Background: an optimization exercise with open tools, aiming at small area and few clock cycles. Do not read the settings as production practice. In this exercise RTL edits were held to simulation tests only and were not proved equivalent to the original.

`flow/design.v`:
```
parameter OPCODE_LUI    = 7'b0110111;
parameter OPCODE_AUIPC  = 7'b0010111;
parameter OPCODE_JAL    = 7'b1101111;
parameter OPCODE_JALR   = 7'b1100111;
parameter OPCODE_BRANCH = 7'b1100011;
parameter OPCODE_LOAD   = 7'b0000011;
parameter OPCODE_STORE  = 7'b0100011;
parameter OPCODE_OPIMM  = 7'b0010011;
parameter OPCODE_OP     = 7'b0110011;
parameter OPCODE_FENCE  = 7'b0001111;
parameter OPCODE_SYSTEM = 7'b1110011;
parameter CYCLE      = 12'hC00;
parameter INSTRET    = 12'hC02;
parameter CYCLEH     = 12'hC80;
parameter INSTRETH   = 12'hC82;
parameter MVENDORID  = 12'hF11;
parameter MARCHID    = 12'hF12;
parameter MIMPID     = 12'hF13;
parameter MHARTID    = 12'hF14;
parameter MSTATUS    = 12'h300;
parameter MISA       = 12'h301;
parameter MEDELEG    = 12'h302;
parameter MIDELEG    = 12'h303;
parameter MIE        = 12'h304;
parameter MTVEC      = 12'h305;
parameter MCOUNTEREN = 12'h306;
parameter MSCRATCH   = 12'h340;
parameter MEPC       = 12'h341;
parameter MCAUSE     = 12'h342;
parameter MTVAL      = 12'h343;
parameter MIP        = 12'h344;
parameter MCYCLE     = 12'hB00;
parameter MINSTRET   = 12'hB02;
parameter MCYCLEH    = 12'hB80;
parameter MINSTRETH  = 12'hB82;
parameter E_INST_ADDR_MISALIGNED      = 4'd0;
parameter E_INST_ACCESS_FAULT         = 4'd1;
parameter E_ILLEGAL_INST              = 4'd2;
parameter E_BREAKPOINT                = 4'd3;
parameter E_LOAD_ADDR_MISALIGNED      = 4'd4;
parameter E_LOAD_ACCESS_FAULT         = 4'd5;
parameter E_STORE_AMO_ADDR_MISALIGNED = 4'd6;
parameter E_STORE_AMO_ACCESS_FAULT    = 4'd7;
parameter E_ECALL_FROM_U              = 4'd8;
parameter E_ECALL_FROM_S              = 4'd9;
parameter E_ECALL_FROM_M              = 4'd11;
parameter I_U_SOFTWARE                = 4'd0;
parameter I_S_SOFTWARE                = 4'd1;
parameter I_M_SOFTWARE                = 4'd3;
parameter I_U_TIMER                   = 4'd4;
parameter I_S_TIMER                   = 4'd5;
parameter I_M_TIMER                   = 4'd7;
parameter I_U_EXTERNAL                = 4'd8;
parameter I_S_EXTERNAL                = 4'd9;
parameter I_M_EXTERNAL                = 4'd11;
parameter NOP = 32'h33;
parameter ADDER_OP_ADD   = 1'b0;
parameter ADDER_OP_SUB   = 1'b1;
parameter LOGIC_OP_AND   = 2'b00;
parameter LOGIC_OP_OR    = 2'b01;
parameter LOGIC_OP_XOR   = 2'b10;
parameter SHIFT_OP_LL    = 2'b00;
parameter SHIFT_OP_LR    = 2'b10;
parameter SHIFT_OP_AR    = 2'b11;
parameter COMPARE_LT     = 1'b0;
parameter COMPARE_LTU    = 1'b1;
parameter ALU_OP_ADDER   = 2'b00;
parameter ALU_OP_LOGIC   = 2'b01;
parameter ALU_OP_SHIFT   = 2'b10;
parameter ALU_OP_COMPARE = 2'b11;
parameter LSU_TYPE_BYTE  = 2'b00;
parameter LSU_TYPE_HALF  = 2'b01;
parameter LSU_TYPE_WORD  = 2'b10;
parameter FWD_ID_SEL = 2'b00;
parameter FWD_EX_SEL = 2'b01;
parameter FWD_WB_SEL = 2'b10;
parameter A_RF_SEL   = 2'b00;
parameter A_PC_SEL   = 2'b01;
parameter A_PC4_SEL  = 2'b10;
parameter A_ZERO_SEL = 2'b11;
parameter B_RF_SEL   = 2'b00;
parameter B_IMM_SEL  = 2'b01;
parameter B_4_SEL    = 2'b10;
parameter B_ZERO_SEL = 2'b11;
parameter WB_ALU_SEL = 2'b00;
parameter WB_LSU_SEL = 2'b01;
parameter WB_CSR_SEL = 2'b10;
parameter WB_PC4_SEL = 2'b11;
parameter CSR_CMD_NONE  = 2'b00;
parameter CSR_CMD_WRITE = 2'b01;
parameter CSR_CMD_SET   = 2'b10;
parameter CSR_CMD_CLEAR = 2'b11;
`default_nettype none
`timescale 1 ns / 1 ps
module mirfak_register_file (
                             input wire        clk_i,
                             input wire [4:0]  raddr_a_i,
                             output reg [31:0] rdata_a_o,
                             input wire [4:0]  raddr_b_i,
                             output reg [31:0] rdata_b_o,
                             input wire [4:0]  waddr_i,
                             input wire [31:0] wdata_i,
                             input wire        wen_i
                             );
    reg [31:0] mem[0:31];
    always @(*) begin
        rdata_a_o = (|raddr_a_i) ? mem[raddr_a_i] : 32'b0;
        rdata_b_o = (|raddr_b_i) ? mem[raddr_b_i] : 32'b0;
    end
    always @(posedge clk_i) begin
        if (wen_i && |waddr_i) begin
            mem[waddr_i] <= wdata_i;
        end
    end
endmodule
`default_nettype none
`timescale 1 ns / 1 ps
module mirfak_alu (
                   input wire [31:0] operand_a_i,
                   input wire [31:0] operand_b_i,
                   output reg [31:0] result_o,
                   input wire        adder_op_i,
                   input wire [1:0]  logic_op_i,
                   input wire [1:0]  shift_op_i,
                   input wire        compare_op_i,
                   input wire [1:0]  alu_op_i
                   );
    reg [31:0] adder_o, logic_o, shift_o, compare_o;
    always @(*) begin
        case (adder_op_i)
            ADDER_OP_ADD: adder_o = operand_a_i + operand_b_i;
            ADDER_OP_SUB: adder_o = operand_a_i - operand_b_i;
        endcase
        case (logic_op_i)
            LOGIC_OP_AND: logic_o = operand_a_i & operand_b_i;
            LOGIC_OP_OR:  logic_o = operand_a_i | operand_b_i;
            LOGIC_OP_XOR: logic_o = operand_a_i ^ operand_b_i;
            default:      logic_o = 32'bx;
        endcase
        case (shift_op_i)
            SHIFT_OP_LL: shift_o = operand_a_i << operand_b_i[4:0];
            SHIFT_OP_LR: shift_o = operand_a_i >> operand_b_i[4:0];
            SHIFT_OP_AR: shift_o = $signed(operand_a_i) >>> operand_b_i[4:0];
            default:     shift_o = 32'bx;
        endcase
        case (compare_op_i)
            COMPARE_LT:  compare_o = {31'b0, operand_a_i < operand_b_i};
            COMPARE_LTU: compare_o = {31'b0, $signed(operand_a_i) < $signed(operand_b_i)};
        endcase
    end
    always @(*) begin
        case (alu_op_i)
            ALU_OP_ADDER:   result_o = adder_o;
            ALU_OP_LOGIC:   result_o = logic_o;
            ALU_OP_SHIFT:   result_o = shift_o;
            ALU_OP_COMPARE: result_o = compare_o;
        endcase
    end
endmodule
`default_nettype none
`timescale 1 ns / 1 ps
module mirfak_multiplier (
                          input wire clk_i,
                          input wire rst_i,
                          input wire [31:0] mult_op1,
                          input wire [31:0] mult_op2,
                          input wire [1:0]  mult_cmd,
                          input wire        mult_enable,
                          input wire        mult_abort,
                          output reg [31:0] mult_result,
                          output reg        mult_ack
                          );
    wire       is_any_mulh;
    wire       is_op1_signed, is_op2_signed;
    reg [32:0] op1_q, op2_q;
    reg [63:0] result;
    reg [1:0]  active;
    assign is_any_mulh   = |mult_cmd;
    assign is_op1_signed = mult_cmd[1] ^ mult_cmd[0];
    assign is_op2_signed = mult_cmd == 2'b01;
    always @(posedge clk_i) begin
        /*verilator lint_off WIDTH*/
        if (is_op1_signed) begin
            op1_q <= $signed(mult_op1);
        end else begin
            op1_q <= $unsigned(mult_op1);
        end
        if (is_op2_signed) begin
            op2_q <= $signed(mult_op2);
        end else begin
            op2_q <= $unsigned(mult_op2);
        end
        /*verilator lint_on WIDTH*/
        result      <= $signed(op1_q) * $signed(op2_q);
        mult_result <= (is_any_mulh) ? result[63:32] : result[31:0];
    end
    always @(posedge clk_i) begin
        if (rst_i || mult_ack || mult_abort) begin
            active   <= 0;
            mult_ack <= 0;
        end else begin
            active   <= {active[0], mult_enable};
            mult_ack <= active[1];
        end
    end
endmodule
`default_nettype none
`timescale 1 ns / 1 ps
module mirfak_divider (
                       input wire clk_i,
                       input wire rst_i,
                       input wire [31:0] div_op1,
                       input wire [31:0] div_op2,
                       input wire [1:0]  div_cmd,
                       input wire        div_enable,
                       input wire        div_abort,
                       output reg [31:0] div_result,
                       output reg        div_ack
                       );
    wire       is_div, is_divu, is_rem;
    reg [31:0] dividend;
    reg [62:0] divisor;
    reg [31:0] quotient;
    reg [31:0] quotient_mask;
    reg        start, start_q, running, outsign;
    assign is_div  = div_cmd == 2'b00;
    assign is_divu = div_cmd == 2'b01;
    assign is_rem  = div_cmd == 2'b10;
    always @(posedge clk_i) begin
        if (rst_i || div_abort) begin
            start   <= 0;
            start_q <= 0;
        end else begin
            start   <= div_enable && !div_ack;
            start_q <= start;
        end
    end
    always @(posedge clk_i) begin
        if (rst_i || div_abort) begin
            div_ack <= 0;
            running <= 0;
        end else begin
            div_ack <= 0;
            /*verilator lint_off WIDTH*/
            if (start && !start_q) begin
                running       <= 1;
                dividend      <= ((is_div || is_rem) && div_op1[31]) ? -div_op1 : div_op1;
                divisor       <= (((is_div || is_rem) && div_op2[31]) ? -div_op2 : div_op2) << 31;
                outsign       <= (is_div && (div_op1[31] != div_op2[31]) && |div_op2) || (is_rem && div_op1[31]);
                quotient      <= 0;
                quotient_mask <= 1 << 31;
            end else if (quotient_mask == 0 && running) begin
                running <= 0;
                div_ack <= 1;
                if (is_div || is_divu) begin
                    div_result <= outsign ? -quotient : quotient;
                end else begin
                    div_result <= outsign ? -dividend : dividend;
                end
            end else begin
                if (divisor <= dividend) begin
                    dividend <= dividend - divisor;
                    quotient <= quotient | quotient_mask;
                end
                divisor <= divisor >> 1;
                quotient_mask <= quotient_mask >> 1;
            end
            /*verilator lint_on WIDTH*/
        end
    end
endmodule
`default_nettype none
`timescale 1 ns / 1 ps
module mirfak_decoder #(
                        parameter [0:0]  ENABLE_MULTDIV = 1
                        )(/*verilator lint_off UNUSED*/
                          input wire [31:0]     id_instruction_i,
                          /*verilator lint_on UNUSED*/
                          output reg [31:0] id_control_o
                          );
    wire           is_lui, is_auipc, is_jal, is_jalr, is_branch, is_load;
    wire           is_store, is_ri, is_rr, is_fence, is_system, is_m;
    assign is_lui     = id_instruction_i[6:0] == 7'b0110111;
    assign is_auipc   = id_instruction_i[6:0] == 7'b0010111;
    assign is_jal     = id_instruction_i[6:0] == 7'b1101111;
    assign is_jalr    = id_instruction_i[6:0] == 7'b1100111;
    assign is_branch  = id_instruction_i[6:0] == 7'b1100011;
    assign is_load    = id_instruction_i[6:0] == 7'b0000011;
    assign is_store   = id_instruction_i[6:0] == 7'b0100011;
    assign is_ri      = id_instruction_i[6:0] == 7'b0010011 && ((id_instruction_i[13:12] == 2'b01) ? (!id_instruction_i[31] && id_instruction_i[29:25] == 5'b00000) : 1);
    assign is_rr      = id_instruction_i[6:0] == 7'b0110011 && !id_instruction_i[31] && id_instruction_i[29:25] == 5'b00000;
    assign is_fence   = id_instruction_i[6:0] == 7'b0001111;
    assign is_system  = id_instruction_i[6:0] == 7'b1110011;
    assign is_m       = id_instruction_i[6:0] == 7'b0110011 && id_instruction_i[31:25] == 7'b0000001 && ENABLE_MULTDIV;
    always @(*) begin
        case (1'b1)
            is_lui:    begin
                id_control_o = 32'b00001000000000000000000000110111;
            end
            is_auipc:  begin
                id_control_o = 32'b00001000000000000000000000110101;
            end
            is_jal:    begin
                id_control_o = 32'b00001100000000000000000111000101;
            end
            is_jalr:   begin
                id_control_o = 32'b00001100000000000000000110000100;
            end
            is_branch: begin
                case (id_instruction_i[14:12])
                    3'b000: id_control_o  = 32'b00000000000100000000000000100101;
                    3'b001: id_control_o  = 32'b00000000001000000000000000100101;
                    3'b100: id_control_o  = 32'b00000000010000000000000000100101;
                    3'b101: id_control_o  = 32'b00000000100000000000000000100101;
                    3'b110: id_control_o  = 32'b00000001000000000000000000100101;
                    3'b111: id_control_o  = 32'b00000010000000000000000000100101;
                    default: id_control_o = 32'b10000000000000000000000000000000;
                endcase
            end
            is_load:   begin
                case (id_instruction_i[14:12])
                    3'b000: id_control_o  = 32'b00001000000000010000000010000100;
                    3'b001: id_control_o  = 32'b00001000000000010000000010000100;
                    3'b010: id_control_o  = 32'b00001000000000010000000010000100;
                    3'b100: id_control_o  = 32'b00001000000000010000000010000100;
                    3'b101: id_control_o  = 32'b00001000000000010000000010000100;
                    default: id_control_o = 32'b10000000000000000000000000000000;
                endcase
            end
            is_store:  begin
                case (id_instruction_i[14:12])
                    3'b000: id_control_o  = 32'b00000000000000110000000000010100;
                    3'b001: id_control_o  = 32'b00000000000000110000000000010100;
                    3'b010: id_control_o  = 32'b00000000000000110000000000010100;
                    default: id_control_o = 32'b10000000000000000000000000000000;
                endcase
            end
            is_ri:     begin
                case (id_instruction_i[14:12])
                    3'b000: id_control_o = 32'b00001000000000000000000000000100;  
                    3'b001: id_control_o = 32'b00001000000000001000000000000100;  
                    3'b010: id_control_o = 32'b00001000000000001110000000000100;  
                    3'b011: id_control_o = 32'b00001000000000001100000000000100;  
                    3'b100: id_control_o = 32'b00001000000000000100100000000100;  
                    3'b101: id_control_o = 32'b00001000000000001001000000000100;  
                    3'b110: id_control_o = 32'b00001000000000000100010000000100;  
                    3'b111: id_control_o = 32'b00001000000000000100000000000100;  
                endcase
            end
            is_rr:     begin
                case (id_instruction_i[14:12])
                    3'b000: id_control_o = 32'b00001000000000000000001000000000;  
                    3'b001: id_control_o = 32'b00001000000000001000000000000000;  
                    3'b010: id_control_o = 32'b00001000000000001110000000000000;  
                    3'b011: id_control_o = 32'b00001000000000001100000000000000;  
                    3'b100: id_control_o = 32'b00001000000000000100100000000000;  
                    3'b101: id_control_o = 32'b00001000000000001001000000000000;  
                    3'b110: id_control_o = 32'b00001000000000000100010000000000;  
                    3'b111: id_control_o = 32'b00001000000000000100000000000000;  
                endcase
            end
            is_fence:  begin
                case (id_instruction_i[14:12])
                    3'b000: id_control_o  = 32'b00000000000000000000000000000000;
                    3'b001: id_control_o  = 32'b00100000000000000000000000000000;
                    default: id_control_o = 32'b10000000000000000000000000000000;
                endcase
            end
            is_system: begin
                case (id_instruction_i[14:12])
                    3'b000: id_control_o  = 32'b00010000000000000000000000000000;
                    3'b001: id_control_o  = 32'b00001000000001000000000100001100;
                    3'b010: id_control_o  = 32'b00001000000010000000000100001100;
                    3'b011: id_control_o  = 32'b00001000000011000000000100001100;
                    3'b101: id_control_o  = 32'b00001000000001000000000100001100;
                    3'b110: id_control_o  = 32'b00001000000010000000000100001100;
                    3'b111: id_control_o  = 32'b00001000000011000000000100001100;
                    default: id_control_o = 32'b10000000000000000000000000000000;
                endcase
            end
            is_m:      begin
                id_control_o = 32'b01001000000000000000000000000000;
            end
            default:   begin
                id_control_o = 32'b10000000000000000000000000000000;
            end
        endcase
    end
endmodule
`default_nettype none
`timescale 1 ns / 1 ps
module mirfak_controller #(
                           parameter [0:0]  ENABLE_MULTDIV = 1
                           )(
                             input wire [31:0]      id_instruction_i,
                             output wire [31:0] id_control_o,
                             input wire [4:0]       ex_wa_i,
                             input wire             ex_wen_i,
                             input wire             ex_is_mem_or_csr_i,
                             input wire [4:0]       wb_wa_i,
                             input wire             wb_wen_i,
                             output reg [1:0]       id_fwd_a_sel_o,
                             output reg [1:0]       id_fwd_b_sel_o,
                             input wire             wb_lsu_busy_i,
                             input wire             wb_csr_busy_i,
                             input wire             ex_busy_i,
                             input wire             id_busy_i,
                             input wire             if_ready_i,
                             input wire             wb_exception_i,
                             input wire             wb_xret_i,
                             input wire             id_bj_taken_i,
                             output reg             exwb_enable_o,
                             output reg             exwb_clear_o,
                             output reg             idex_enable_o,
                             output reg             idex_clear_o,
                             output reg             ifid_enable_o,
                             output reg             ifid_clear_o
                             );
    wire [4:0] rs1, rs2;
    wire       fwd_a_ex, fwd_a_wb;
    wire       fwd_b_ex, fwd_b_wb;
    wire       wb_ready, ex_ready, id_ready, if_ready;
    assign rs1      = id_instruction_i[19:15];
    assign rs2      = id_instruction_i[24:20];
    assign fwd_a_ex = |ex_wa_i && rs1 == ex_wa_i && ex_wen_i;
    assign fwd_b_ex = |ex_wa_i && rs2 == ex_wa_i && ex_wen_i;
    assign fwd_a_wb = |wb_wa_i && rs1 == wb_wa_i && wb_wen_i;
    assign fwd_b_wb = |wb_wa_i && rs2 == wb_wa_i && wb_wen_i;
    always @(*) begin
        case (1'b1)
            fwd_a_ex: id_fwd_a_sel_o = FWD_EX_SEL;
            fwd_a_wb: id_fwd_a_sel_o = FWD_WB_SEL;
            default:  id_fwd_a_sel_o = FWD_ID_SEL;
        endcase
        case (1'b1)
            fwd_b_ex: id_fwd_b_sel_o = FWD_EX_SEL;
            fwd_b_wb: id_fwd_b_sel_o = FWD_WB_SEL;
            default:  id_fwd_b_sel_o = FWD_ID_SEL;
        endcase
    end
    assign wb_ready = !wb_lsu_busy_i && !wb_csr_busy_i;
    assign ex_ready = wb_ready && !ex_busy_i;
    assign id_ready = ex_ready && !id_busy_i && !((fwd_a_ex || fwd_b_ex) && ex_is_mem_or_csr_i);
    assign if_ready = id_ready && if_ready_i;
    always @(*) begin
        exwb_enable_o = ex_ready;
        idex_enable_o = id_ready;
        ifid_enable_o = if_ready;
        exwb_clear_o = (!ex_ready && wb_ready) || wb_exception_i || wb_xret_i;
        idex_clear_o = (!id_ready && ex_ready) || wb_exception_i || wb_xret_i;
        ifid_clear_o = (!if_ready && id_ready) || wb_exception_i || wb_xret_i || id_bj_taken_i;
    end
    mirfak_decoder #(.ENABLE_MULTDIV(ENABLE_MULTDIV)
                     ) decoder ( 
                                .id_control_o     (id_control_o),
                                .id_instruction_i (id_instruction_i));
endmodule
`default_nettype none
`timescale 1 ns / 1 ps
module mirfak_if_stage #(
                         parameter [31:0] RESET_ADDR = 32'h8000_0000
                         )(
                           input wire        clk_i,
                           input wire        rst_i,
                           input wire [31:0] pc_bj_i,
                           input wire [31:0] pc_except_i,
                           input wire [31:0] pc_xret_i,
                           input wire        pc_bj_sel_i,
                           input wire        pc_except_sel_i,
                           input wire        pc_xret_sel_i,
                           output reg [31:0] id_pc_o,
                           output reg [31:0] id_pc4_o,
                           output reg [31:0] id_instruction_o,
                           output reg        id_if_exception_o,
                           output reg [3:0]  id_if_xcause_o,
                           output reg        id_bubble,
                           output reg [31:0] iwbm_addr_o,
                           output reg        iwbm_cyc_o,
                           output reg        iwbm_stb_o,
                           input wire [31:0] iwbm_dat_i,
                           input wire        iwbm_ack_i,
                           input wire        iwbm_err_i,
                           input wire        ifid_enable_i,
                           input wire        ifid_clear_i,
                           input wire        if_abort_fetch_i,
                           input wire        if_halt_fetch_i,
                           output reg        if_ready_o
                           );
    localparam ifu_state_reset = 3'b001;
    localparam ifu_state_fetch = 3'b010;
    localparam ifu_state_stall = 3'b100;
    reg [2:0] ifu_state;
    reg       instr_sel;
    reg [31:0] pc, pc4, npc;
    reg [31:0] instruction_q;
    reg        exception;
    reg [3:0]  xcause;
    reg        fetch_err_q;
    wire       fetch_err;
    always @(*) begin
        pc4 = pc + 32'h4;
        case (1'b1)
            pc_except_sel_i: npc = pc_except_i;
            pc_xret_sel_i:   npc = pc_xret_i;
            pc_bj_sel_i:     npc = pc_bj_i;
            default:         npc = pc4;
        endcase
    end
    always @(posedge clk_i) begin
        if (rst_i) begin
            pc <= RESET_ADDR;
        end else if (ifid_enable_i || if_abort_fetch_i) begin
            pc <= npc;
        end
    end
    always @(posedge clk_i) begin
        if (rst_i || ifid_clear_i) begin
            id_pc_o           <= 0;
            id_pc4_o          <= 0;
            id_instruction_o  <= NOP;
            id_if_exception_o <= 0;
            id_if_xcause_o    <= 0;
            id_bubble         <= 1;
        end else if (ifid_enable_i) begin
            id_pc_o           <= pc;
            id_pc4_o          <= pc4;
            id_instruction_o  <= (instr_sel) ? instruction_q : iwbm_dat_i;
            id_if_exception_o <= exception;
            id_if_xcause_o    <= xcause;
            id_bubble         <= 0;
        end
    end
    assign fetch_err = (instr_sel) ? fetch_err_q : iwbm_err_i;
    always @(*) begin
        exception = |pc[1:0] || fetch_err;
        case (1'b1)
            fetch_err:  xcause  = E_INST_ACCESS_FAULT;
            default:    xcause  = E_INST_ADDR_MISALIGNED;
        endcase
    end
    always @(*) begin
        if_ready_o  = iwbm_ack_i || iwbm_err_i || instr_sel;
    end
    always @(posedge clk_i) begin
        if (rst_i) begin
            ifu_state   <= ifu_state_reset;
            instr_sel   <= 0;
            fetch_err_q <= 0;
        end else begin
            case (ifu_state)
                ifu_state_reset: begin
                    ifu_state  <= ifu_state_fetch;
                end
                ifu_state_fetch: begin
                    if ((iwbm_ack_i || iwbm_err_i) && !ifid_enable_i) begin
                        ifu_state     <= ifu_state_stall;
                        instruction_q <= (iwbm_err_i) ? NOP : iwbm_dat_i;
                        instr_sel     <= 1'b1;
                        fetch_err_q   <= iwbm_err_i;
                    end
                end
                ifu_state_stall: begin
                    if (if_abort_fetch_i || ifid_enable_i) begin
                        ifu_state     <= ifu_state_fetch;
                        instruction_q <= NOP;
                        instr_sel     <= 1'b0;
                        fetch_err_q   <= 1'b0;
                    end
                end
                default: begin
                    ifu_state  <= ifu_state_reset;
                    instr_sel  <= 1'b0;
                end
            endcase
        end
    end
    always @(*) begin
        iwbm_addr_o  = pc;
        iwbm_cyc_o   = 0;
        iwbm_stb_o   = 0;
        if (ifu_state == ifu_state_fetch) begin
            if (!if_halt_fetch_i && !if_abort_fetch_i) begin
                iwbm_cyc_o  = 1;
                iwbm_stb_o  = 1;
            end
        end
    end
endmodule
`default_nettype none
`timescale 1 ns / 1 ps
module mirfak_id_stage (
                        input wire            clk_i,
                        input wire            rst_i,
                        input wire [31:0]     id_pc_i,
                        input wire [31:0]     id_pc4_i,
                        input wire [31:0]     id_instruction_i,
                        input wire            id_if_exception_i,
                        input wire [3:0]      id_if_xcause_i,
                        input wire            id_bubble,
                        output reg [31:0]     ex_pc_o,
                        output reg [31:0]     ex_pc4_o,
                        output reg [31:0]     ex_instruction_o,
                        output reg            ex_exception_o,
                        output reg [3:0]      ex_xcause_o,
                        output reg [31:0]     ex_mtval_o,
                        output reg            ex_bubble_o,
                        output reg [31:0]     ex_operand_a_o,
                        output reg [31:0]     ex_operand_b_o,
                        output reg [31:0]     ex_lsu_wdata_o,
                        output reg [31:0] ex_control_o,
                        input wire [31:0] id_control_i,
                        output reg [31:0]     pc_bj_target_o,
                        output reg            take_branch_o,
                        input wire [4:0]      wb_waddr_i,
                        input wire [31:0]     wb_wdata_i,
                        input wire            wb_wen_i,
                        input wire [1:0]      id_fwd_a_sel_i,
                        input wire [1:0]      id_fwd_b_sel_i,
                        input wire [31:0]     ex_fwd_data_i,
                        input wire [31:0]     wb_fwd_data_i,
                        input wire            idex_enable_i,
                        input wire            idex_clear_i
                       );
    wire [31:0] rdata_a, rdata_b;
    reg [31:0]  fdata_a, fdata_b;
    reg [31:0]  operand_a, operand_b;
    wire        exception;
    reg [3:0]   xcause;
    wire        is_eq, is_lt, is_ltu;
    wire [31:0] imm_i, imm_s, imm_b, imm_u, imm_j;
    reg [31:0]  imm_final;
    wire [31:0] pc_j_b, pc_jr;
    reg [31:0]  mtval;
    wire        bj_error;
    mirfak_register_file regfile ( 
                                  .rdata_a_o (rdata_a),
                                  .rdata_b_o (rdata_b),
                                  .clk_i     (clk_i),
                                  .raddr_a_i (id_instruction_i[19:15]),
                                  .raddr_b_i (id_instruction_i[24:20]),
                                  .waddr_i   (wb_waddr_i),
                                  .wdata_i   (wb_wdata_i),
                                  .wen_i     (wb_wen_i));
    /*verilator lint_off WIDTH*/
    assign imm_i = $signed(id_instruction_i[31:20]);
    assign imm_s = $signed({id_instruction_i[31:25], id_instruction_i[11:7]});
    assign imm_b = $signed({id_instruction_i[31], id_instruction_i[7], id_instruction_i[30:25], id_instruction_i[11:8], 1'b0});
    assign imm_u = {id_instruction_i[31:12], {12{1'b0}}};
    assign imm_j = $signed({id_instruction_i[31], id_instruction_i[19:12], id_instruction_i[20], id_instruction_i[30:21], 1'b0});
    /*verilator lint_on WIDTH*/
    always @(*) begin
        case (id_control_i[6:4])
            3'b000:  imm_final  = imm_i;
            3'b001:  imm_final  = imm_s;
            3'b010:  imm_final  = imm_b;
            3'b011:  imm_final  = imm_u;
            3'b100:  imm_final  = imm_j;
            default: imm_final  = 32'hx;
        endcase
    end
    always @(*) begin
        case (id_fwd_a_sel_i)
            FWD_ID_SEL: fdata_a = rdata_a;
            FWD_EX_SEL: fdata_a = ex_fwd_data_i;
            FWD_WB_SEL: fdata_a = wb_fwd_data_i;
            default:    fdata_a = 32'bx;
        endcase
        case (id_fwd_b_sel_i)
            FWD_ID_SEL: fdata_b = rdata_b;
            FWD_EX_SEL: fdata_b = ex_fwd_data_i;
            FWD_WB_SEL: fdata_b = wb_fwd_data_i;
            default:    fdata_b = 32'bx;
        endcase
        case (id_control_i[1:0])
            A_RF_SEL:   operand_a = fdata_a;
            A_PC_SEL:   operand_a = id_pc_i;
            A_PC4_SEL:  operand_a = id_pc4_i;
            A_ZERO_SEL: operand_a = 32'b0;
        endcase
        case (id_control_i[3:2])
            B_RF_SEL:   operand_b = fdata_b;
            B_IMM_SEL:  operand_b = imm_final;
            B_4_SEL:    operand_b = 32'h4;
            B_ZERO_SEL: operand_b = 32'b0;
        endcase
    end
    assign is_eq   = fdata_a == fdata_b;
    assign is_lt   = $signed(fdata_a) < $signed(fdata_b);
    assign is_ltu  = fdata_a < fdata_b;
    assign pc_j_b  = id_pc_i + (id_control_i[26:26] ? imm_j : imm_b);
    assign pc_jr   = fdata_a + imm_i;
    always @(*) begin
        take_branch_o  = |{is_eq && id_control_i[20:20], !is_eq && id_control_i[21:21],
                           is_lt && id_control_i[22:22], !is_lt && id_control_i[23:23],
                           is_ltu && id_control_i[24:24], !is_ltu && id_control_i[25:25],
                           id_control_i[26:26]} && idex_enable_i;
        pc_bj_target_o  = (id_control_i[26:26] && !id_instruction_i[3]) ? pc_jr & 32'hFFFFFFFE : pc_j_b;
    end
    assign bj_error  = take_branch_o && |pc_bj_target_o[1:0];
    assign exception = id_if_exception_i || id_control_i[31:31] || bj_error;
    always @(*) begin
        case (1'b1)
            id_if_exception_i: begin xcause = id_if_xcause_i;         mtval = id_pc_i;          end
            bj_error:          begin xcause = E_INST_ADDR_MISALIGNED; mtval = pc_bj_target_o;   end
            default:           begin xcause = E_ILLEGAL_INST;         mtval = id_instruction_i; end
        endcase
    end
    always @(posedge clk_i) begin
        if (rst_i || idex_clear_i) begin
            ex_pc_o          <= 0;
            ex_pc4_o         <= 0;
            ex_instruction_o <= NOP;
            ex_exception_o   <= 0;
            ex_xcause_o      <= 0;
            ex_bubble_o      <= 1;
            ex_control_o     <= 0;
        end else if (idex_enable_i) begin
            ex_pc_o          <= id_pc_i;
            ex_pc4_o         <= id_pc4_i;
            ex_instruction_o <= id_instruction_i;
            ex_exception_o   <= exception;
            ex_xcause_o      <= xcause;
            ex_mtval_o       <= mtval;
            ex_bubble_o      <= id_bubble;
            ex_operand_a_o   <= operand_a;
            ex_operand_b_o   <= operand_b;
            ex_lsu_wdata_o   <= fdata_b;;
            ex_control_o     <= id_control_i;
        end
    end
endmodule
`default_nettype none
`timescale 1 ns / 1 ps
module mirfak_ex_stage #(parameter [0:0]  ENABLE_MULTDIV = 1
                         )(
                           input wire            clk_i,
                           input wire            rst_i,
                           input wire [31:0]     ex_pc_i,
                           input wire [31:0]     ex_pc4_i,
                           input wire [31:0]     ex_instruction_i,
                           input wire            ex_exception_i,
                           input wire [3:0]      ex_xcause_i,
                           input wire [31:0]     ex_mtval_i,
                           input wire            ex_bubble_i,
                           input wire [31:0]     ex_operand_a_i,
                           input wire [31:0]     ex_operand_b_i,
                           input wire [31:0]     ex_lsu_wdata_i,
                           input wire [31:0] ex_control_i,
                           output reg [31:0]     wb_pc_o,
                           output reg [31:0]     wb_pc4_o,
                           output reg [31:0]     wb_instruction_o,
                           output reg            wb_ex_exception_o,
                           output reg [3:0]      wb_ex_xcause_o,
                           output reg [31:0]     wb_ex_mtval_o,
                           output reg            wb_bubble_o,
                           output reg [31:0]     wb_alu_result_o,
                           output reg [31:0]     wb_lsu_wdata_o,
                           output reg [31:0] wb_control_o,
                           output reg [31:0]     ex_fwd_data_o,
                           output wire           ex_busy_o,
                           input wire            ex_abort_muldiv,
                           input wire            exwb_enable_i,
                           input wire            exwb_clear_i
                           );
    wire [31:0] alu_result;
    wire [31:0] mult_result;
    wire        mult_ack;
    wire [31:0] div_result;
    wire        div_ack;
    mirfak_alu alu ( 
                    .result_o     (alu_result),
                    .operand_a_i  (ex_operand_a_i),
                    .operand_b_i  (ex_operand_b_i),
                    .adder_op_i   (ex_control_i[9:9] && ex_instruction_i[30]),
                    .logic_op_i   (ex_control_i[11:10]),
                    .shift_op_i   ({ex_control_i[12:12], ex_instruction_i[30]}),
                    .compare_op_i (ex_control_i[13:13]),
                    .alu_op_i     (ex_control_i[15:14]));
    generate if (ENABLE_MULTDIV) begin
        mirfak_multiplier mult ( 
                                .mult_result    (mult_result),
                                .mult_ack       (mult_ack),
                                .clk_i          (clk_i),
                                .rst_i          (rst_i),
                                .mult_op1       (ex_operand_a_i),
                                .mult_op2       (ex_operand_b_i),
                                .mult_cmd       (ex_instruction_i[13:12]),
                                .mult_enable    (ex_control_i[30:30] && !ex_instruction_i[14]),
                                .mult_abort     (ex_abort_muldiv));
        mirfak_divider div ( 
                            .div_result         (div_result),
                            .div_ack            (div_ack),
                            .clk_i              (clk_i),
                            .rst_i              (rst_i),
                            .div_op1            (ex_operand_a_i),
                            .div_op2            (ex_operand_b_i),
                            .div_cmd            (ex_instruction_i[13:12]),
                            .div_enable         (ex_control_i[30:30] && ex_instruction_i[14]),
                            .div_abort          (ex_abort_muldiv));
    end else begin
        wire unused = ex_abort_muldiv;
        assign mult_result = 32'bx;
        assign mult_ack    = 0;
        assign div_result  = 32'bx;
        assign div_ack     = 0;
    end endgenerate
    assign ex_busy_o  = ex_control_i[30:30] && !mult_ack && !div_ack;
    always @(*) begin
        case ({ex_control_i[30:30], ex_instruction_i[14]})
            2'b10:   ex_fwd_data_o  = mult_result;
            2'b11:   ex_fwd_data_o  = div_result;
            default: ex_fwd_data_o  = alu_result;
        endcase
    end
    always @(posedge clk_i) begin
        if (rst_i || exwb_clear_i) begin
            wb_pc_o           <= 0;
            wb_pc4_o          <= 0;
            wb_instruction_o  <= NOP;
            wb_ex_exception_o <= 0;
            wb_bubble_o       <= 1;
            wb_control_o      <= 0;
        end else if (exwb_enable_i) begin
            wb_pc_o           <= ex_pc_i;
            wb_pc4_o          <= ex_pc4_i;
            wb_instruction_o  <= ex_instruction_i;
            wb_ex_exception_o <= ex_exception_i;
            wb_ex_xcause_o    <= ex_xcause_i;
            wb_ex_mtval_o     <= ex_mtval_i;
            wb_bubble_o       <= ex_bubble_i;
            wb_alu_result_o   <= ex_fwd_data_o;
            wb_lsu_wdata_o    <= ex_lsu_wdata_i;
            wb_control_o      <= ex_control_i;
        end
    end
endmodule 
`default_nettype none
`timescale 1 ns / 1 ps
module mirfak_load_store_unit (
                               input wire [31:0] lsu_address_i,
                               input wire [31:0] lsu_wdata_i,
                               input wire        lsu_op_i,
                               input wire        lsu_en_i,
                               input wire [1:0]  lsu_data_type_i,
                               input wire        lsu_data_sign_ext,
                               output reg [31:0] lsu_rdata_o,
                               output reg        lsu_busy_o,
                               input wire        lsu_is_xint_i,
                               output reg        lsu_misaligned_o,
                               output wire       lsu_ld_err_o,
                               output wire       lsu_st_err_o,
                               output reg [31:0] dwbm_addr_o,
                               output reg [31:0] dwbm_dat_o,
                               output reg [ 3:0] dwbm_sel_o,
                               output reg        dwbm_cyc_o,
                               output reg        dwbm_stb_o,
                               output reg        dwbm_we_o,
                               input wire [31:0] dwbm_dat_i,
                               input wire        dwbm_ack_i,
                               input wire        dwbm_err_i
                               );
    reg [31:0] mdat_o, mdat_i;
    reg [3:0]  msel_o;
    wire       mem_en;
    assign mem_en = lsu_en_i && !(|{lsu_misaligned_o, lsu_ld_err_o, lsu_st_err_o, lsu_is_xint_i});
    assign lsu_ld_err_o = lsu_en_i && !lsu_op_i && dwbm_err_i;
    assign lsu_st_err_o = lsu_en_i && lsu_op_i && dwbm_err_i;
    always @(*) begin
        case (lsu_data_type_i)
            LSU_TYPE_HALF: lsu_misaligned_o = lsu_en_i && lsu_address_i[0];
            LSU_TYPE_WORD: lsu_misaligned_o = lsu_en_i && |lsu_address_i[1:0];
            default:       lsu_misaligned_o = 0;
        endcase
    end
    always @(*) begin
        case (lsu_data_type_i)
            LSU_TYPE_BYTE: begin
                mdat_o = {4{lsu_wdata_i[7:0]}};
                msel_o = 4'b0001 << lsu_address_i[1:0];
            end
            LSU_TYPE_HALF: begin
                mdat_o = {2{lsu_wdata_i[15:0]}};
                msel_o = lsu_address_i[1] ? 4'b1100 : 4'b0011;
            end
            default: begin
                mdat_o = lsu_wdata_i;
                msel_o = 4'b1111;
            end
        endcase
    end  
    always @(*) begin
        case (lsu_data_type_i)
            LSU_TYPE_BYTE: begin
                case (lsu_address_i[1:0])
                    2'b00: mdat_i = {{24{lsu_data_sign_ext && dwbm_dat_i[7]}}, dwbm_dat_i[7:0]};
                    2'b01: mdat_i = {{24{lsu_data_sign_ext && dwbm_dat_i[15]}}, dwbm_dat_i[15:8]};
                    2'b10: mdat_i = {{24{lsu_data_sign_ext && dwbm_dat_i[23]}}, dwbm_dat_i[23:16]};
                    2'b11: mdat_i = {{24{lsu_data_sign_ext && dwbm_dat_i[31]}}, dwbm_dat_i[31:24]};
                endcase
            end
            LSU_TYPE_HALF: begin
                case (lsu_address_i[1])
                    1'b0: mdat_i = {{16{lsu_data_sign_ext && dwbm_dat_i[15]}}, dwbm_dat_i[15:0]};
                    1'b1: mdat_i = {{16{lsu_data_sign_ext && dwbm_dat_i[31]}}, dwbm_dat_i[31:16]};
                endcase
            end
            LSU_TYPE_WORD: begin
                mdat_i = dwbm_dat_i;
            end
            default: begin
                mdat_i = 32'bx;
            end
        endcase
    end
    always @(*) begin
        dwbm_addr_o  = lsu_address_i;
        dwbm_dat_o   = mdat_o;
        dwbm_sel_o   = msel_o;
        dwbm_we_o    = mem_en && lsu_op_i;
        dwbm_cyc_o   = mem_en;
        dwbm_stb_o   = mem_en;
        lsu_rdata_o  = mdat_i;
        lsu_busy_o   = mem_en && !(dwbm_ack_i || dwbm_err_i);
    end
endmodule
`default_nettype none
`timescale 1 ns / 1 ps
module mirfak_csr #(
                    parameter [31:0] HART_ID = 0,
                    parameter [0:0]  ENABLE_COUNTERS = 1,
                    parameter [0:0]  ENABLE_M_ISA = 0
                    )(
                      input wire         clk_i,
                      input wire         rst_i,
                      input wire         xint_meip_i,
                      input wire         xint_mtip_i,
                      input wire         xint_msip_i,
                      input wire [11:0]  csr_addr_i,
                      input wire [1:0]   csr_cmd_i,
                      input wire         csr_rs1_zero_i,
                      input wire [31:0]  csr_wdata_i,
                      output wire [31:0] csr_rdata_o,
                      input wire         wb_exception_i,
                      input wire         wb_xret_i,
                      /*verilator lint_off UNUSED*/
                      input wire [31:0]  wb_exception_pc_i,
                      /*verilator lint_on UNUSED*/
                      input wire [3:0]   wb_xcause_i,
                      input wire [31:0]  wb_mtval_i,
                      output wire        csr_exception_o,
                      output reg         xinterrupt_o,
                      output reg [3:0]   xint_xcause_o,
                      output wire [31:0] pc_except_o,
                      output wire [31:0] pc_xret_o,
                      input wire         wb_bubble_i
                      );
    wire [31:0] mstatus;
    wire [31:0] mie;
    reg [31:0]  mtvec;
    reg [31:0]  mscratch;
    reg [31:0]  mepc;
    wire [31:0] mcause;
    wire [31:0] mip;
    reg [31:0]  mtval;
    reg [63:0]  cycle;
    reg [63:0]  instret;
    reg         mstatus_mpie;
    reg         mstatus_mie;
    reg         mie_meie, mie_mtie, mie_msie;
    reg         mcause_interrupt;
    reg [3:0]   mcause_mecode;
    /*verilator lint_off UNUSED*/
    wire [31:0] pend_int;
    /*verilator lint_on UNUSED*/
    reg [16:0]  is_csr_reg;
    wire        csr_illegal, csr_wen;
    reg [31:0]  csr_wdata, csr_rdata;
    wire        valid_cmd;
    assign mstatus     = {19'b0, 2'b11, 3'b0, mstatus_mpie, 3'b0, mstatus_mie, 3'b0};
    assign mip         = {20'b0, xint_meip_i, 3'b0, xint_mtip_i, 3'b0, xint_msip_i, 3'b0};
    assign mie         = {20'b0, mie_meie, 3'b0, mie_mtie, 3'b0, mie_msie, 3'b0};
    assign mcause      = {mcause_interrupt, 27'b0, mcause_mecode};
    assign valid_cmd   = (csr_cmd_i[1] && !csr_rs1_zero_i) || (csr_cmd_i == CSR_CMD_WRITE);
    assign csr_illegal = (valid_cmd && (csr_addr_i[11:10] == 2'b11)) || (|csr_cmd_i && !(|is_csr_reg));
    assign csr_wen     = |csr_cmd_i && (csr_addr_i[11:10] != 2'b11) && |is_csr_reg && !wb_exception_i;   
    always @(*) begin
        is_csr_reg[0]   = csr_addr_i == MISA;
        is_csr_reg[1]   = csr_addr_i == MHARTID;
        is_csr_reg[2]   = csr_addr_i == MVENDORID;
        is_csr_reg[3]   = csr_addr_i == MARCHID;
        is_csr_reg[4]   = csr_addr_i == MIMPID;
        is_csr_reg[5]   = csr_addr_i == MSTATUS;
        is_csr_reg[6]   = csr_addr_i == MIE;
        is_csr_reg[7]   = csr_addr_i == MTVEC;
        is_csr_reg[8]   = csr_addr_i == MSCRATCH;
        is_csr_reg[9]   = csr_addr_i == MEPC;
        is_csr_reg[10]  = csr_addr_i == MCAUSE;
        is_csr_reg[11]  = csr_addr_i == MTVAL;
        is_csr_reg[12]  = csr_addr_i == MIP;
        is_csr_reg[13]  = csr_addr_i == CYCLE    || csr_addr_i == MCYCLE;
        is_csr_reg[14]  = csr_addr_i == INSTRET  || csr_addr_i == MINSTRET;
        is_csr_reg[15]  = csr_addr_i == CYCLEH   || csr_addr_i == MCYCLEH;
        is_csr_reg[16]  = csr_addr_i == INSTRETH || csr_addr_i == MINSTRETH;
    end
    assign pend_int  = mstatus_mie ? mip & mie : 0;
    always @(posedge clk_i) begin
        xinterrupt_o <= |{pend_int[11], pend_int[7], pend_int[3]} && ! wb_exception_i;
        case (1'b1)
            pend_int[7]:  xint_xcause_o <= I_M_TIMER;
            pend_int[3]:  xint_xcause_o <= I_M_SOFTWARE;
            pend_int[11]: xint_xcause_o <= I_M_EXTERNAL;
        endcase
    end
    always @(*) begin
        case (csr_cmd_i)
            CSR_CMD_WRITE: csr_wdata = csr_wdata_i;
            CSR_CMD_SET:   csr_wdata = csr_rdata | csr_wdata_i;
            CSR_CMD_CLEAR: csr_wdata = csr_rdata & ~csr_wdata_i;
            default:       csr_wdata = 32'hx;
        endcase
    end
    always @(posedge clk_i) begin
        if (ENABLE_COUNTERS) begin
            if (rst_i) begin
                cycle <= 0;
            end else begin
                case (1'b1)
                    csr_wen && is_csr_reg[13]: cycle[31:0]  <= csr_wdata;
                    csr_wen && is_csr_reg[15]: cycle[63:32] <= csr_wdata;
                    default:                   cycle        <= cycle + 1;
                endcase
            end
        end
    end
    always @(posedge clk_i) begin
        if (ENABLE_COUNTERS) begin
            if (rst_i) begin
                instret <= 0;
            end else begin
                case (1'b1)
                    csr_wen && is_csr_reg[14]: instret[31:0]  <= csr_wdata;
                    csr_wen && is_csr_reg[16]: instret[63:32] <= csr_wdata;
                    /*verilator lint_off WIDTH*/
                    default:                   instret <= instret + !wb_bubble_i;
                    /*verilator lint_on WIDTH*/
                endcase  
            end
        end
    end
    always @(posedge clk_i) begin
        if (rst_i) begin
            mstatus_mpie <= 0;
            mstatus_mie  <= 0;
        end else if (wb_exception_i) begin
            mstatus_mpie <= mstatus_mie;
            mstatus_mie  <= 0;
        end else if (wb_xret_i) begin
            mstatus_mpie <= 1;
            mstatus_mie  <= mstatus_mpie;
        end else if (csr_wen && is_csr_reg[5]) begin
            mstatus_mpie <= csr_wdata[7];
            mstatus_mie  <= csr_wdata[3];
        end
    end
    always @(posedge clk_i) begin
        if (rst_i) mepc <= 0;
        else if (wb_exception_i) mepc <= {wb_exception_pc_i[31:2], 2'b0};
        else if (csr_wen && is_csr_reg[9]) mepc <= {csr_wdata[31:2], 2'b0};
    end
    always @(posedge clk_i) begin
        if (rst_i) begin
            mcause_interrupt <= 0;
            mcause_mecode    <= 0;
        end else if (wb_exception_i) begin
            mcause_interrupt <= xinterrupt_o;
            mcause_mecode    <= wb_xcause_i;
        end else if (csr_wen && is_csr_reg[10]) begin
            mcause_interrupt <= csr_wdata[31];
            mcause_mecode    <= csr_wdata[3:0];
        end
    end
    always @(posedge clk_i) begin
        if (wb_exception_i) mtval <= wb_mtval_i;
        else if (csr_wen && is_csr_reg[11]) mtval <= csr_wdata;
    end
    always @(posedge clk_i) begin
        if (rst_i) begin
            mie_meie <= 0;
            mie_mtie <= 0;
            mie_msie <= 0;
        end else if (csr_wen && is_csr_reg[6]) begin
            mie_meie <= csr_wdata[11];
            mie_mtie <= csr_wdata[7];
            mie_msie <= csr_wdata[3];
        end
    end
    always @(posedge clk_i) begin
        if (csr_wen) begin
            case (1'b1)
                is_csr_reg[7]: mtvec    <= csr_wdata;
                is_csr_reg[8]: mscratch <= csr_wdata;
            endcase
        end
    end
    wire [31:0] misa = {2'b01, 4'b0, (ENABLE_M_ISA) ? 26'h1100 : 26'h100};
    always @(*) begin
        case (1'b1)
            is_csr_reg[0]:                                  csr_rdata = misa;
            is_csr_reg[1]:                                  csr_rdata = HART_ID;
            |{is_csr_reg[2], is_csr_reg[3], is_csr_reg[4]}: csr_rdata = 0;
            is_csr_reg[5]:                                  csr_rdata = mstatus;
            is_csr_reg[6]:                                  csr_rdata = mie;
            is_csr_reg[7]:                                  csr_rdata = mtvec;
            is_csr_reg[8]:                                  csr_rdata = mscratch;
            is_csr_reg[9]:                                  csr_rdata = mepc;
            is_csr_reg[10]:                                 csr_rdata = mcause;
            is_csr_reg[11]:                                 csr_rdata = mtval;
            is_csr_reg[12]:                                 csr_rdata = mip;
            |{is_csr_reg[13], is_csr_reg[15]}:              csr_rdata = !ENABLE_COUNTERS ? 32'b0 : is_csr_reg[13] ? cycle[31:0]   : cycle[63:32];
            |{is_csr_reg[14], is_csr_reg[16]}:              csr_rdata = !ENABLE_COUNTERS ? 32'b0 : is_csr_reg[14] ? instret[31:0] : instret[63:32];
            default:                                        csr_rdata = 32'bx;
        endcase
    end
    assign csr_exception_o = csr_illegal;
    assign pc_except_o     = mtvec;
    assign pc_xret_o       = mepc;
    assign csr_rdata_o     = csr_rdata;
endmodule
`default_nettype none
`timescale 1 ns / 1 ps
module mirfak_core #(
                     parameter [31:0] HART_ID         = 0,
                     parameter [31:0] RESET_ADDR      = 32'h8000_0000,
                     parameter [0:0]  ENABLE_COUNTERS = 0,
                     parameter [0:0]  ENABLE_M_ISA    = 1
                     )(
                       input wire         clk_i,
                       input wire         rst_i,
                       output wire [31:0] iwbm_addr_o,
                       output wire        iwbm_cyc_o,
                       output wire        iwbm_stb_o,
                       input wire [31:0]  iwbm_dat_i,
                       input wire         iwbm_ack_i,
                       input wire         iwbm_err_i,
                       output wire [31:0] dwbm_addr_o,
                       output wire [31:0] dwbm_dat_o,
                       output wire [ 3:0] dwbm_sel_o,
                       output wire        dwbm_cyc_o,
                       output wire        dwbm_stb_o,
                       output wire        dwbm_we_o,
                       input wire [31:0]  dwbm_dat_i,
                       input wire         dwbm_ack_i,
                       input wire         dwbm_err_i,
                       input wire         xint_meip_i,
                       input wire         xint_mtip_i,
                       input wire         xint_msip_i
                       );
    wire [31:0]     id_pc;
    wire [31:0]     id_pc4;
    wire [31:0]     id_instruction;
    wire            id_if_exception;
    wire [3:0]      id_if_xcause;
    wire            id_bubble;
    wire [31:0]     pc_bj;
    wire [31:0]     pc_except;
    wire [31:0]     pc_xret;
    wire            if_ready;
    wire [31:0] id_control;
    wire [31:0]     ex_pc;
    wire [31:0]     ex_pc4;
    wire [31:0]     ex_instruction;
    wire            ex_exception;
    wire [3:0]      ex_xcause;
    wire            ex_bubble;
    wire [31:0]     ex_operand_a;
    wire [31:0]     ex_operand_b;
    wire [31:0]     ex_lsu_wdata;
    wire [31:0] ex_control;
    wire [31:0]     wb_pc;
    wire [31:0]     wb_pc4;
    wire            wb_ex_exception;
    wire [3:0]      wb_ex_xcause;
    wire            wb_bubble;
    wire [31:0]     wb_alu_result;
    wire [31:0]     wb_lsu_wdata;
    /*verilator lint_off UNUSED*/
    wire [31:0] wb_control;
    wire [31:0]     wb_instruction;
    /*verilator lint_on UNUSED*/
    wire [31:0]     csr_rdata;
    wire            take_branch;
    reg [31:0]      wb_wdata;
    wire [1:0]      id_fwd_a_sel;
    wire [1:0]      id_fwd_b_sel;
    wire [31:0]     ex_fwd_data;
    wire [31:0]     wb_lsu_rdata;
    wire            lsu_busy;
    wire            lsu_misaligned;
    wire            lsu_ld_err;
    wire            lsu_st_err;
    reg             wb_exception;
    reg [3:0]       wb_xcause;
    reg [31:0]      csr_wdata;
    wire            csr_exception;
    wire            xinterrupt;
    wire [3:0]      xint_xcause;
    wire            wb_xret;
    wire            xcall;
    wire            xbreak;
    wire [31:0]     ex_mtval;
    wire            xint;
    wire [31:0]     wb_ex_mtval;
    reg [31:0]      wb_mtval;
    wire            ex_is_mem_or_csr;
    wire            ex_busy;
    wire            id_busy;
    wire            ifid_enable;
    wire            ifid_clear;
    wire            idex_enable;
    wire            idex_clear;
    wire            exwb_enable;
    wire            exwb_clear;
    assign wb_xret = wb_control[28:28] && wb_instruction[24:20] == 5'b00010;
    assign ex_is_mem_or_csr = ex_control[16:16] || |ex_control[19:18];
    mirfak_if_stage #(.RESET_ADDR(RESET_ADDR)
                      ) ifstage ( 
                                 .id_pc_o            (id_pc),
                                 .id_pc4_o           (id_pc4),
                                 .id_instruction_o   (id_instruction),
                                 .id_if_exception_o  (id_if_exception),
                                 .id_if_xcause_o     (id_if_xcause),
                                 .id_bubble          (id_bubble),
                                 .iwbm_addr_o        (iwbm_addr_o),
                                 .iwbm_cyc_o         (iwbm_cyc_o),
                                 .iwbm_stb_o         (iwbm_stb_o),
                                 .clk_i              (clk_i),
                                 .rst_i              (rst_i),
                                 .pc_bj_i            (pc_bj),
                                 .pc_except_i        (pc_except),
                                 .pc_xret_i          (pc_xret),
                                 .pc_bj_sel_i        (take_branch),
                                 .pc_except_sel_i    (wb_exception),
                                 .pc_xret_sel_i      (wb_xret),
                                 .iwbm_dat_i         (iwbm_dat_i),
                                 .iwbm_ack_i         (iwbm_ack_i),
                                 .iwbm_err_i         (iwbm_err_i),
                                 .ifid_enable_i      (ifid_enable),
                                 .if_abort_fetch_i   (wb_exception || take_branch || wb_xret),
                                 .if_halt_fetch_i    (id_busy),
                                 .ifid_clear_i       (ifid_clear),
                                 .if_ready_o         (if_ready)
                                 );
    mirfak_id_stage idstage ( 
                             .ex_pc_o            (ex_pc),
                             .ex_pc4_o           (ex_pc4),
                             .ex_instruction_o   (ex_instruction),
                             .ex_exception_o     (ex_exception),
                             .ex_xcause_o        (ex_xcause),
                             .ex_mtval_o         (ex_mtval),
                             .ex_bubble_o        (ex_bubble),
                             .ex_operand_a_o     (ex_operand_a),
                             .ex_operand_b_o     (ex_operand_b),
                             .ex_lsu_wdata_o     (ex_lsu_wdata),
                             .ex_control_o       (ex_control),
                             .pc_bj_target_o     (pc_bj),
                             .take_branch_o      (take_branch),
                             .clk_i              (clk_i),
                             .rst_i              (rst_i),
                             .id_pc_i            (id_pc),
                             .id_pc4_i           (id_pc4),
                             .id_instruction_i   (id_instruction),
                             .id_if_exception_i  (id_if_exception),
                             .id_if_xcause_i     (id_if_xcause),
                             .id_bubble          (id_bubble),
                             .id_control_i       (id_control),
                             .wb_waddr_i         (wb_instruction[11:7]),
                             .wb_wdata_i         (wb_wdata),
                             .wb_wen_i           (wb_control[27:27] && !wb_exception),
                             .id_fwd_a_sel_i     (id_fwd_a_sel),
                             .id_fwd_b_sel_i     (id_fwd_b_sel),
                             .ex_fwd_data_i      (ex_fwd_data),
                             .wb_fwd_data_i      (wb_wdata),
                             .idex_enable_i      (idex_enable),
                             .idex_clear_i       (idex_clear)
                             );
    mirfak_ex_stage #(.ENABLE_MULTDIV(ENABLE_M_ISA)
                      ) exstage ( 
                                 .wb_pc_o            (wb_pc),
                                 .wb_pc4_o           (wb_pc4),
                                 .wb_instruction_o   (wb_instruction),
                                 .wb_ex_exception_o  (wb_ex_exception),
                                 .wb_ex_xcause_o     (wb_ex_xcause),
                                 .wb_ex_mtval_o      (wb_ex_mtval),
                                 .wb_bubble_o        (wb_bubble),
                                 .wb_alu_result_o    (wb_alu_result),
                                 .wb_lsu_wdata_o     (wb_lsu_wdata),
                                 .wb_control_o       (wb_control),
                                 .ex_fwd_data_o      (ex_fwd_data),
                                 .ex_busy_o          (ex_busy),
                                 .clk_i              (clk_i),
                                 .rst_i              (rst_i),
                                 .ex_pc_i            (ex_pc),
                                 .ex_pc4_i           (ex_pc4),
                                 .ex_instruction_i   (ex_instruction),
                                 .ex_exception_i     (ex_exception),
                                 .ex_xcause_i        (ex_xcause),
                                 .ex_mtval_i         (ex_mtval),
                                 .ex_bubble_i        (ex_bubble),
                                 .ex_operand_a_i     (ex_operand_a),
                                 .ex_operand_b_i     (ex_operand_b),
                                 .ex_lsu_wdata_i     (ex_lsu_wdata),
                                 .ex_control_i       (ex_control),
                                 .ex_abort_muldiv    (wb_exception || wb_xret),
                                 .exwb_enable_i      (exwb_enable),
                                 .exwb_clear_i       (exwb_clear)
                                 );
    mirfak_load_store_unit lsu ( 
                                .lsu_rdata_o       (wb_lsu_rdata),
                                .lsu_busy_o        (lsu_busy),
                                .lsu_misaligned_o  (lsu_misaligned),
                                .lsu_ld_err_o      (lsu_ld_err),
                                .lsu_st_err_o      (lsu_st_err),
                                .dwbm_addr_o       (dwbm_addr_o),
                                .dwbm_dat_o        (dwbm_dat_o),
                                .dwbm_sel_o        (dwbm_sel_o),
                                .dwbm_cyc_o        (dwbm_cyc_o),
                                .dwbm_stb_o        (dwbm_stb_o),
                                .dwbm_we_o         (dwbm_we_o),
                                .lsu_address_i     (wb_alu_result),
                                .lsu_wdata_i       (wb_lsu_wdata),
                                .lsu_op_i          (wb_control[17:17]),
                                .lsu_en_i          (wb_control[16:16]),
                                .lsu_data_type_i   (wb_instruction[13:12]),
                                .lsu_data_sign_ext (!wb_instruction[14]),
                                .lsu_is_xint_i     (xint),
                                .dwbm_dat_i        (dwbm_dat_i),
                                .dwbm_ack_i        (dwbm_ack_i),
                                .dwbm_err_i        (dwbm_err_i)
                                );
    mirfak_csr #(.HART_ID(HART_ID),
                 .ENABLE_COUNTERS(ENABLE_COUNTERS),
                 .ENABLE_M_ISA(ENABLE_M_ISA)
                 ) csr ( 
                        .csr_rdata_o         (csr_rdata),
                        .csr_exception_o     (csr_exception),
                        .xinterrupt_o        (xinterrupt),
                        .xint_xcause_o       (xint_xcause),
                        .pc_except_o         (pc_except),
                        .pc_xret_o           (pc_xret),
                        .clk_i               (clk_i),
                        .rst_i               (rst_i),
                        .xint_meip_i         (xint_meip_i),
                        .xint_mtip_i         (xint_mtip_i),
                        .xint_msip_i         (xint_msip_i),
                        .csr_addr_i          (wb_instruction[31:20]),
                        .csr_cmd_i           (wb_control[19:18]),
                        .csr_rs1_zero_i      (wb_instruction[19:15] == 0),
                        .csr_wdata_i         (csr_wdata),
                        .wb_exception_i      (wb_exception),
                        .wb_xret_i           (wb_xret),
                        .wb_exception_pc_i   (wb_pc),
                        .wb_xcause_i         (wb_xcause),
                        .wb_mtval_i          (wb_mtval),
                        .wb_bubble_i         (wb_bubble));
    mirfak_controller #(.ENABLE_MULTDIV(ENABLE_M_ISA)
                        ) control ( 
                                   .id_control_o     (id_control),
                                   .id_fwd_a_sel_o   (id_fwd_a_sel),
                                   .id_fwd_b_sel_o   (id_fwd_b_sel),
                                   .exwb_enable_o    (exwb_enable),
                                   .exwb_clear_o     (exwb_clear),
                                   .idex_enable_o    (idex_enable),
                                   .idex_clear_o     (idex_clear),
                                   .ifid_enable_o    (ifid_enable),
                                   .ifid_clear_o     (ifid_clear),
                                   .id_instruction_i   (id_instruction),
                                   .ex_wa_i            (ex_instruction[11:7]),
                                   .ex_wen_i           (ex_control[27:27]),
                                   .ex_is_mem_or_csr_i (ex_is_mem_or_csr),
                                   .wb_wa_i            (wb_instruction[11:7]),
                                   .wb_wen_i           (wb_control[27:27] && !wb_exception),
                                   .wb_lsu_busy_i      (lsu_busy),
                                   .wb_csr_busy_i      (1'b0),  
                                   .ex_busy_i          (ex_busy),
                                   .id_busy_i          (id_busy),
                                   .if_ready_i         (if_ready),
                                   .wb_exception_i     (wb_exception),
                                   .wb_xret_i          (wb_xret),
                                   .id_bj_taken_i      (take_branch)
                                   );
    always @(*) begin
        case (wb_control[8:7])
            WB_ALU_SEL: wb_wdata = wb_alu_result;
            WB_LSU_SEL: wb_wdata = wb_lsu_rdata;
            WB_CSR_SEL: wb_wdata = csr_rdata;
            WB_PC4_SEL: wb_wdata = wb_pc4;
        endcase
        csr_wdata = (wb_instruction[14]) ? {27'b0, wb_instruction[19:15]}: wb_alu_result;
    end
    assign id_busy = id_control[29:29] && ((ex_control[16:16] && ex_control[17:17]) ||
                                                  (wb_control[16:16] && wb_control[17:17]));
    assign xint    = xinterrupt && !wb_bubble;
    assign xcall   = wb_control[28:28] && wb_instruction[31:20] == 12'b000000000000;
    assign xbreak  = wb_control[28:28] && wb_instruction[31:20] == 12'b000000000001;
    always @(*) begin
        wb_exception = |{wb_ex_exception, csr_exception, lsu_misaligned, lsu_ld_err, lsu_st_err, xcall, xbreak, xint};
        case (1'b1)
            xint:            begin wb_xcause = xint_xcause;                                                                wb_mtval = 0;              end
            wb_ex_exception: begin wb_xcause = wb_ex_xcause;                                                               wb_mtval = wb_ex_mtval;    end
            lsu_misaligned:  begin wb_xcause = (wb_instruction[5]) ? E_STORE_AMO_ADDR_MISALIGNED : E_LOAD_ADDR_MISALIGNED; wb_mtval = wb_alu_result;  end
            lsu_ld_err:      begin wb_xcause = E_LOAD_ACCESS_FAULT;                                                        wb_mtval = wb_alu_result;  end
            lsu_st_err:      begin wb_xcause = E_STORE_AMO_ACCESS_FAULT;                                                   wb_mtval = wb_alu_result;  end
            csr_exception:   begin wb_xcause = E_ILLEGAL_INST;                                                             wb_mtval = wb_instruction; end
            xcall:           begin wb_xcause = E_ECALL_FROM_M;                                                             wb_mtval = 0;              end
            xbreak:          begin wb_xcause = E_BREAKPOINT;                                                               wb_mtval = wb_pc;          end
            default:         begin wb_xcause = 4'bx;                                                                       wb_mtval = 32'bx;          end
        endcase
    end
endmodule
```
`flow/run.sh`:
```
#!/bin/bash
# synth_recipe.tcl (not shown) runs the flow's synth.tcl, then flattens the netlist and writes it again
# the make line also repeats each setting of config.mk as NAME=value (left out here)
make -C /OpenROAD-flow-scripts/flow DESIGN_CONFIG=/design/flow/config.mk WORK_HOME=/design/flow/orfs CLKGATE_MAP_FILE= SYNTH_SCRIPT=/design/flow/synth_recipe.tcl finish
```
`flow/config.mk`:
```
export PLATFORM = sky130hd
export DESIGN_NAME = mirfak_core
export DESIGN_NICKNAME = mirfak_core
export VERILOG_FILES = /design/flow/design.v
export SDC_FILE = /design/flow/constraint.sdc
export NUM_CORES = 4
export LEC_CHECK = 0
export CAP_MARGIN = 20
export CORE_MARGIN = 2
export CORE_UTILIZATION = 40
export SLEW_MARGIN = 20
```
`flow/constraint.sdc`:
```
create_clock -name core_clock -period 14.0 [get_ports {clk_i}]
set_input_delay 2.8000 -clock core_clock [delete_from_list [all_inputs] [get_ports {clk_i}]]
set_output_delay 2.8000 -clock core_clock [all_outputs]
set_load 0.01 [all_outputs]
```
**Metal 1**

(1 px per um) Supply wires on this layer in gray.
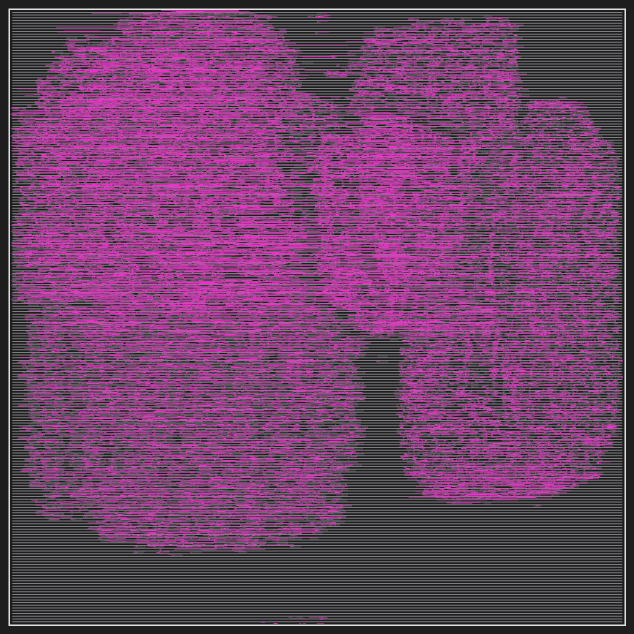
longest straight run: 133 um
wire length on this layer: 212 mm
main direction: horizontal
nets with wire on the layer: 13870
share of all routed wire: 38%

**Port wiring**

(1 px per um)
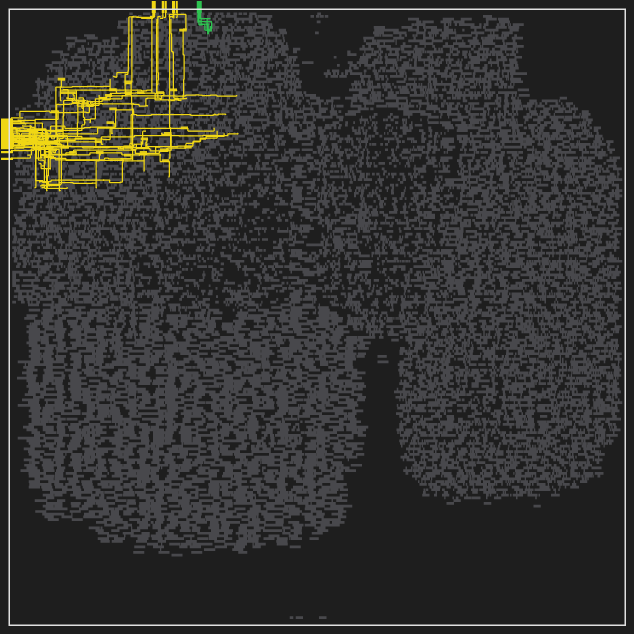
legend:
  yellow:
    port: iwbm_addr_o
    bits: 32
    direction: output
    edge: 24 left, 8 top
    end_cells: 32
    buffers: 33
    wire: 6150 um
  green:
    port: dwbm_sel_o
    bits: 4
    direction: output
    edge: top
    end_cells: 4
    buffers: 4
    wire: 136 um

==> results.txt <==
- Antenna violations before repair: 40
- Tcrit/Tclk final: 0.9284
- Io pins: 178
- Yosys warning count: 12
- Die Ht: slightly above 600 um
- CP Class: reg -> out
- CTS resizes: 0
- Post-synthesis mux area share: 0.1256
- Gpl congestion: between 1 and 1.5
- Complex-gate fraction of the synthesized area: 0.09689
- Non-Filler Instances: 18470
- Worst setup path endpoint: iwbm_stb_o
- RR Startpoint: idstage.ex_operand_a_o[10]
- Status: finished clean
- Crit path top cell by count: o21ai_0
- Crit path time final: 13.00 ns
- Design area: around 160000 um^2
- CP Capture Type: primary output
- Clk slew on worst S/H paths: 0.07 ns
- Port bufs: roughly 180
- Mapped Area: 149000 um^2
- Global-route usage over all layers: 0.2914
- Setup TNS: 0 ns
- Largest stage delay, worst path: 0.80 ns
- Worst Tran Pin Value: 1.314 ns
- Register bit total from synthesis: between 2000 and 2500
- Hold-fix buffers at CTS: 0
- Worst path depth: 25
- Placed Area: 157000 um^2
- Clock root cell: clkbuf_16
- Synth cell count leaders: nand2_1 (1794), edfxtp_1 (1570), inv_1 (1310)
- Pin count of the biggest net entering global routing: 129
- Crit path DAT: between 10 and 15 ns
- Vias per cell: 6.005
- Worst-path fanout max: 12
- Adder-cell share of the synthesized area: 0.1918
- Buffers inserted by post-CTS timing repair: 0
- Top cell type by total area after synthesis: edfxtp_1
- Largest cells by area after synthesis: edfxtp_1 (32%), fa_1 (15%), mux4_2 (11%)
- Latest clock arrival within the worst-skew pair: 0.98 ns
- Most frequent cells in the layout: nand2_1 (1789), edfxtp_1 (1570), inv_1 (1309)
- Wire per inst: 30.35 um
- CTS Buffer Depth: 4
- Die W: between 600 and 700 um
- Dpl hpwl: around 400000 um
- First-pass GRT wire length: 796700 um
- Synth Flop Type: edfxtp_1
- Final ANT Viol Nets: 0
- Grt ovf: 0
- Min-delay src: idstage.ex_mtval_o[20]
- Seq/Total Area, Yosys: 0.3944
- Synth Instances: ~13000
- Sink Count: 2151
- Layout Nets: 14960
- Vias in the first global route: approximately 110k
- # rows: approximately 220
- H-tree levels: 4
- Post-Place Cells: between 15000 and 20000
- CP startpoint: idstage.ex_operand_a_o[10]
- Worst path required time: about 11 ns
- Hold Path Class: reg -> reg
- Cell depth of the worst flop-to-flop path: 28
- Fillcell total: 34570
- Initial drt markers: 14100
- Total wire length: ~560000 um
- Async set-or-reset flop fraction in the synthesized netlist: 0
- Min-Delay Endpoint: exstage.wb_ex_mtval_o[20]
- Final hold slack: slightly below 0.4 ns
- DRC viols: 0
- Slowest CP cell: o21ai_0
- Hold depth: 0
- Core Area: ~370000 um^2
- Final setup fails: 0
- Layout cells sized above 1: 0.1224
Testbench counts, summed over its fixed seeds: cycles 23,614.
## layout make-up
| class | count | area, um^2 | area share |
|---|---|---|---|
| Clock buffer | 324 | 6631 | 0.04023 |
| Tap cell | 4972 | 6221 | 0.03774 |
| Timing Repair Buffer | 536 | 4591 | 0.02785 |
| Clock inverter | 108 | 1033 | 0.006271 |
| Multi-Input combinational cell | 9042 | 82520 | 0.5007 |
| Sequential cell | 2151 | 58820 | 0.3569 |
| Inverter | 1313 | 4930 | 0.02991 |
| Antenna cell | 26 | 65.06 | 0.0003948 |
## per-stage QoR
stage	worst slack, ns	utilization
2_1_floorplan	2.821	-
3_3_place_gp	1.477	0.4224
3_5_place_dp	1.425	0.4225
4_1_cts	1.249	0.4431
5_1_grt	0.5568	0.4433
6_report	1.003	0.4435
## per-layer routing
| metal | vias up | track usage | wire length [um] |
|---|---|---|---|
| li1 | 46770 | - | - |
| met1 | 56480 | 0.3809 | 212000 |
| met2 | 6350 | 0.4371 | 245700 |
| met3 | 1294 | 0.07198 | 62480 |
| met4 | 22 | 0.1774 | 40180 |
| met5 | - | 0 | 172 |

## what the ideal ports hide
No port has a modelled driver above. Below, the same layout with a new extraction and two added sets of constraints. Step 1 sets driving cells, clkbuf_16 on the clock port and buf_2 on the other inputs (assumed; they add their load-dependent delay and slew). Step 2, shift: input delay + t, output delay - t, t = (earliest + latest rising clock arrival at the registers) / 2. This alone moves slack from input paths to output paths. a / b / c = ideal ports / drivers / drivers and shift; a / b = the first two.
t, ns: 1.023
setup slack, ns: 1.003 / 0.892 / 1.168
worst setup path at the end: input to output
slew at the worst register clock pin (ns): 0.07 / 0.07
After both steps setup and hold are still met in this run. For this run, drivers alone change the setup slack by -0.111 ns; drivers and shift together by +0.165 ns.
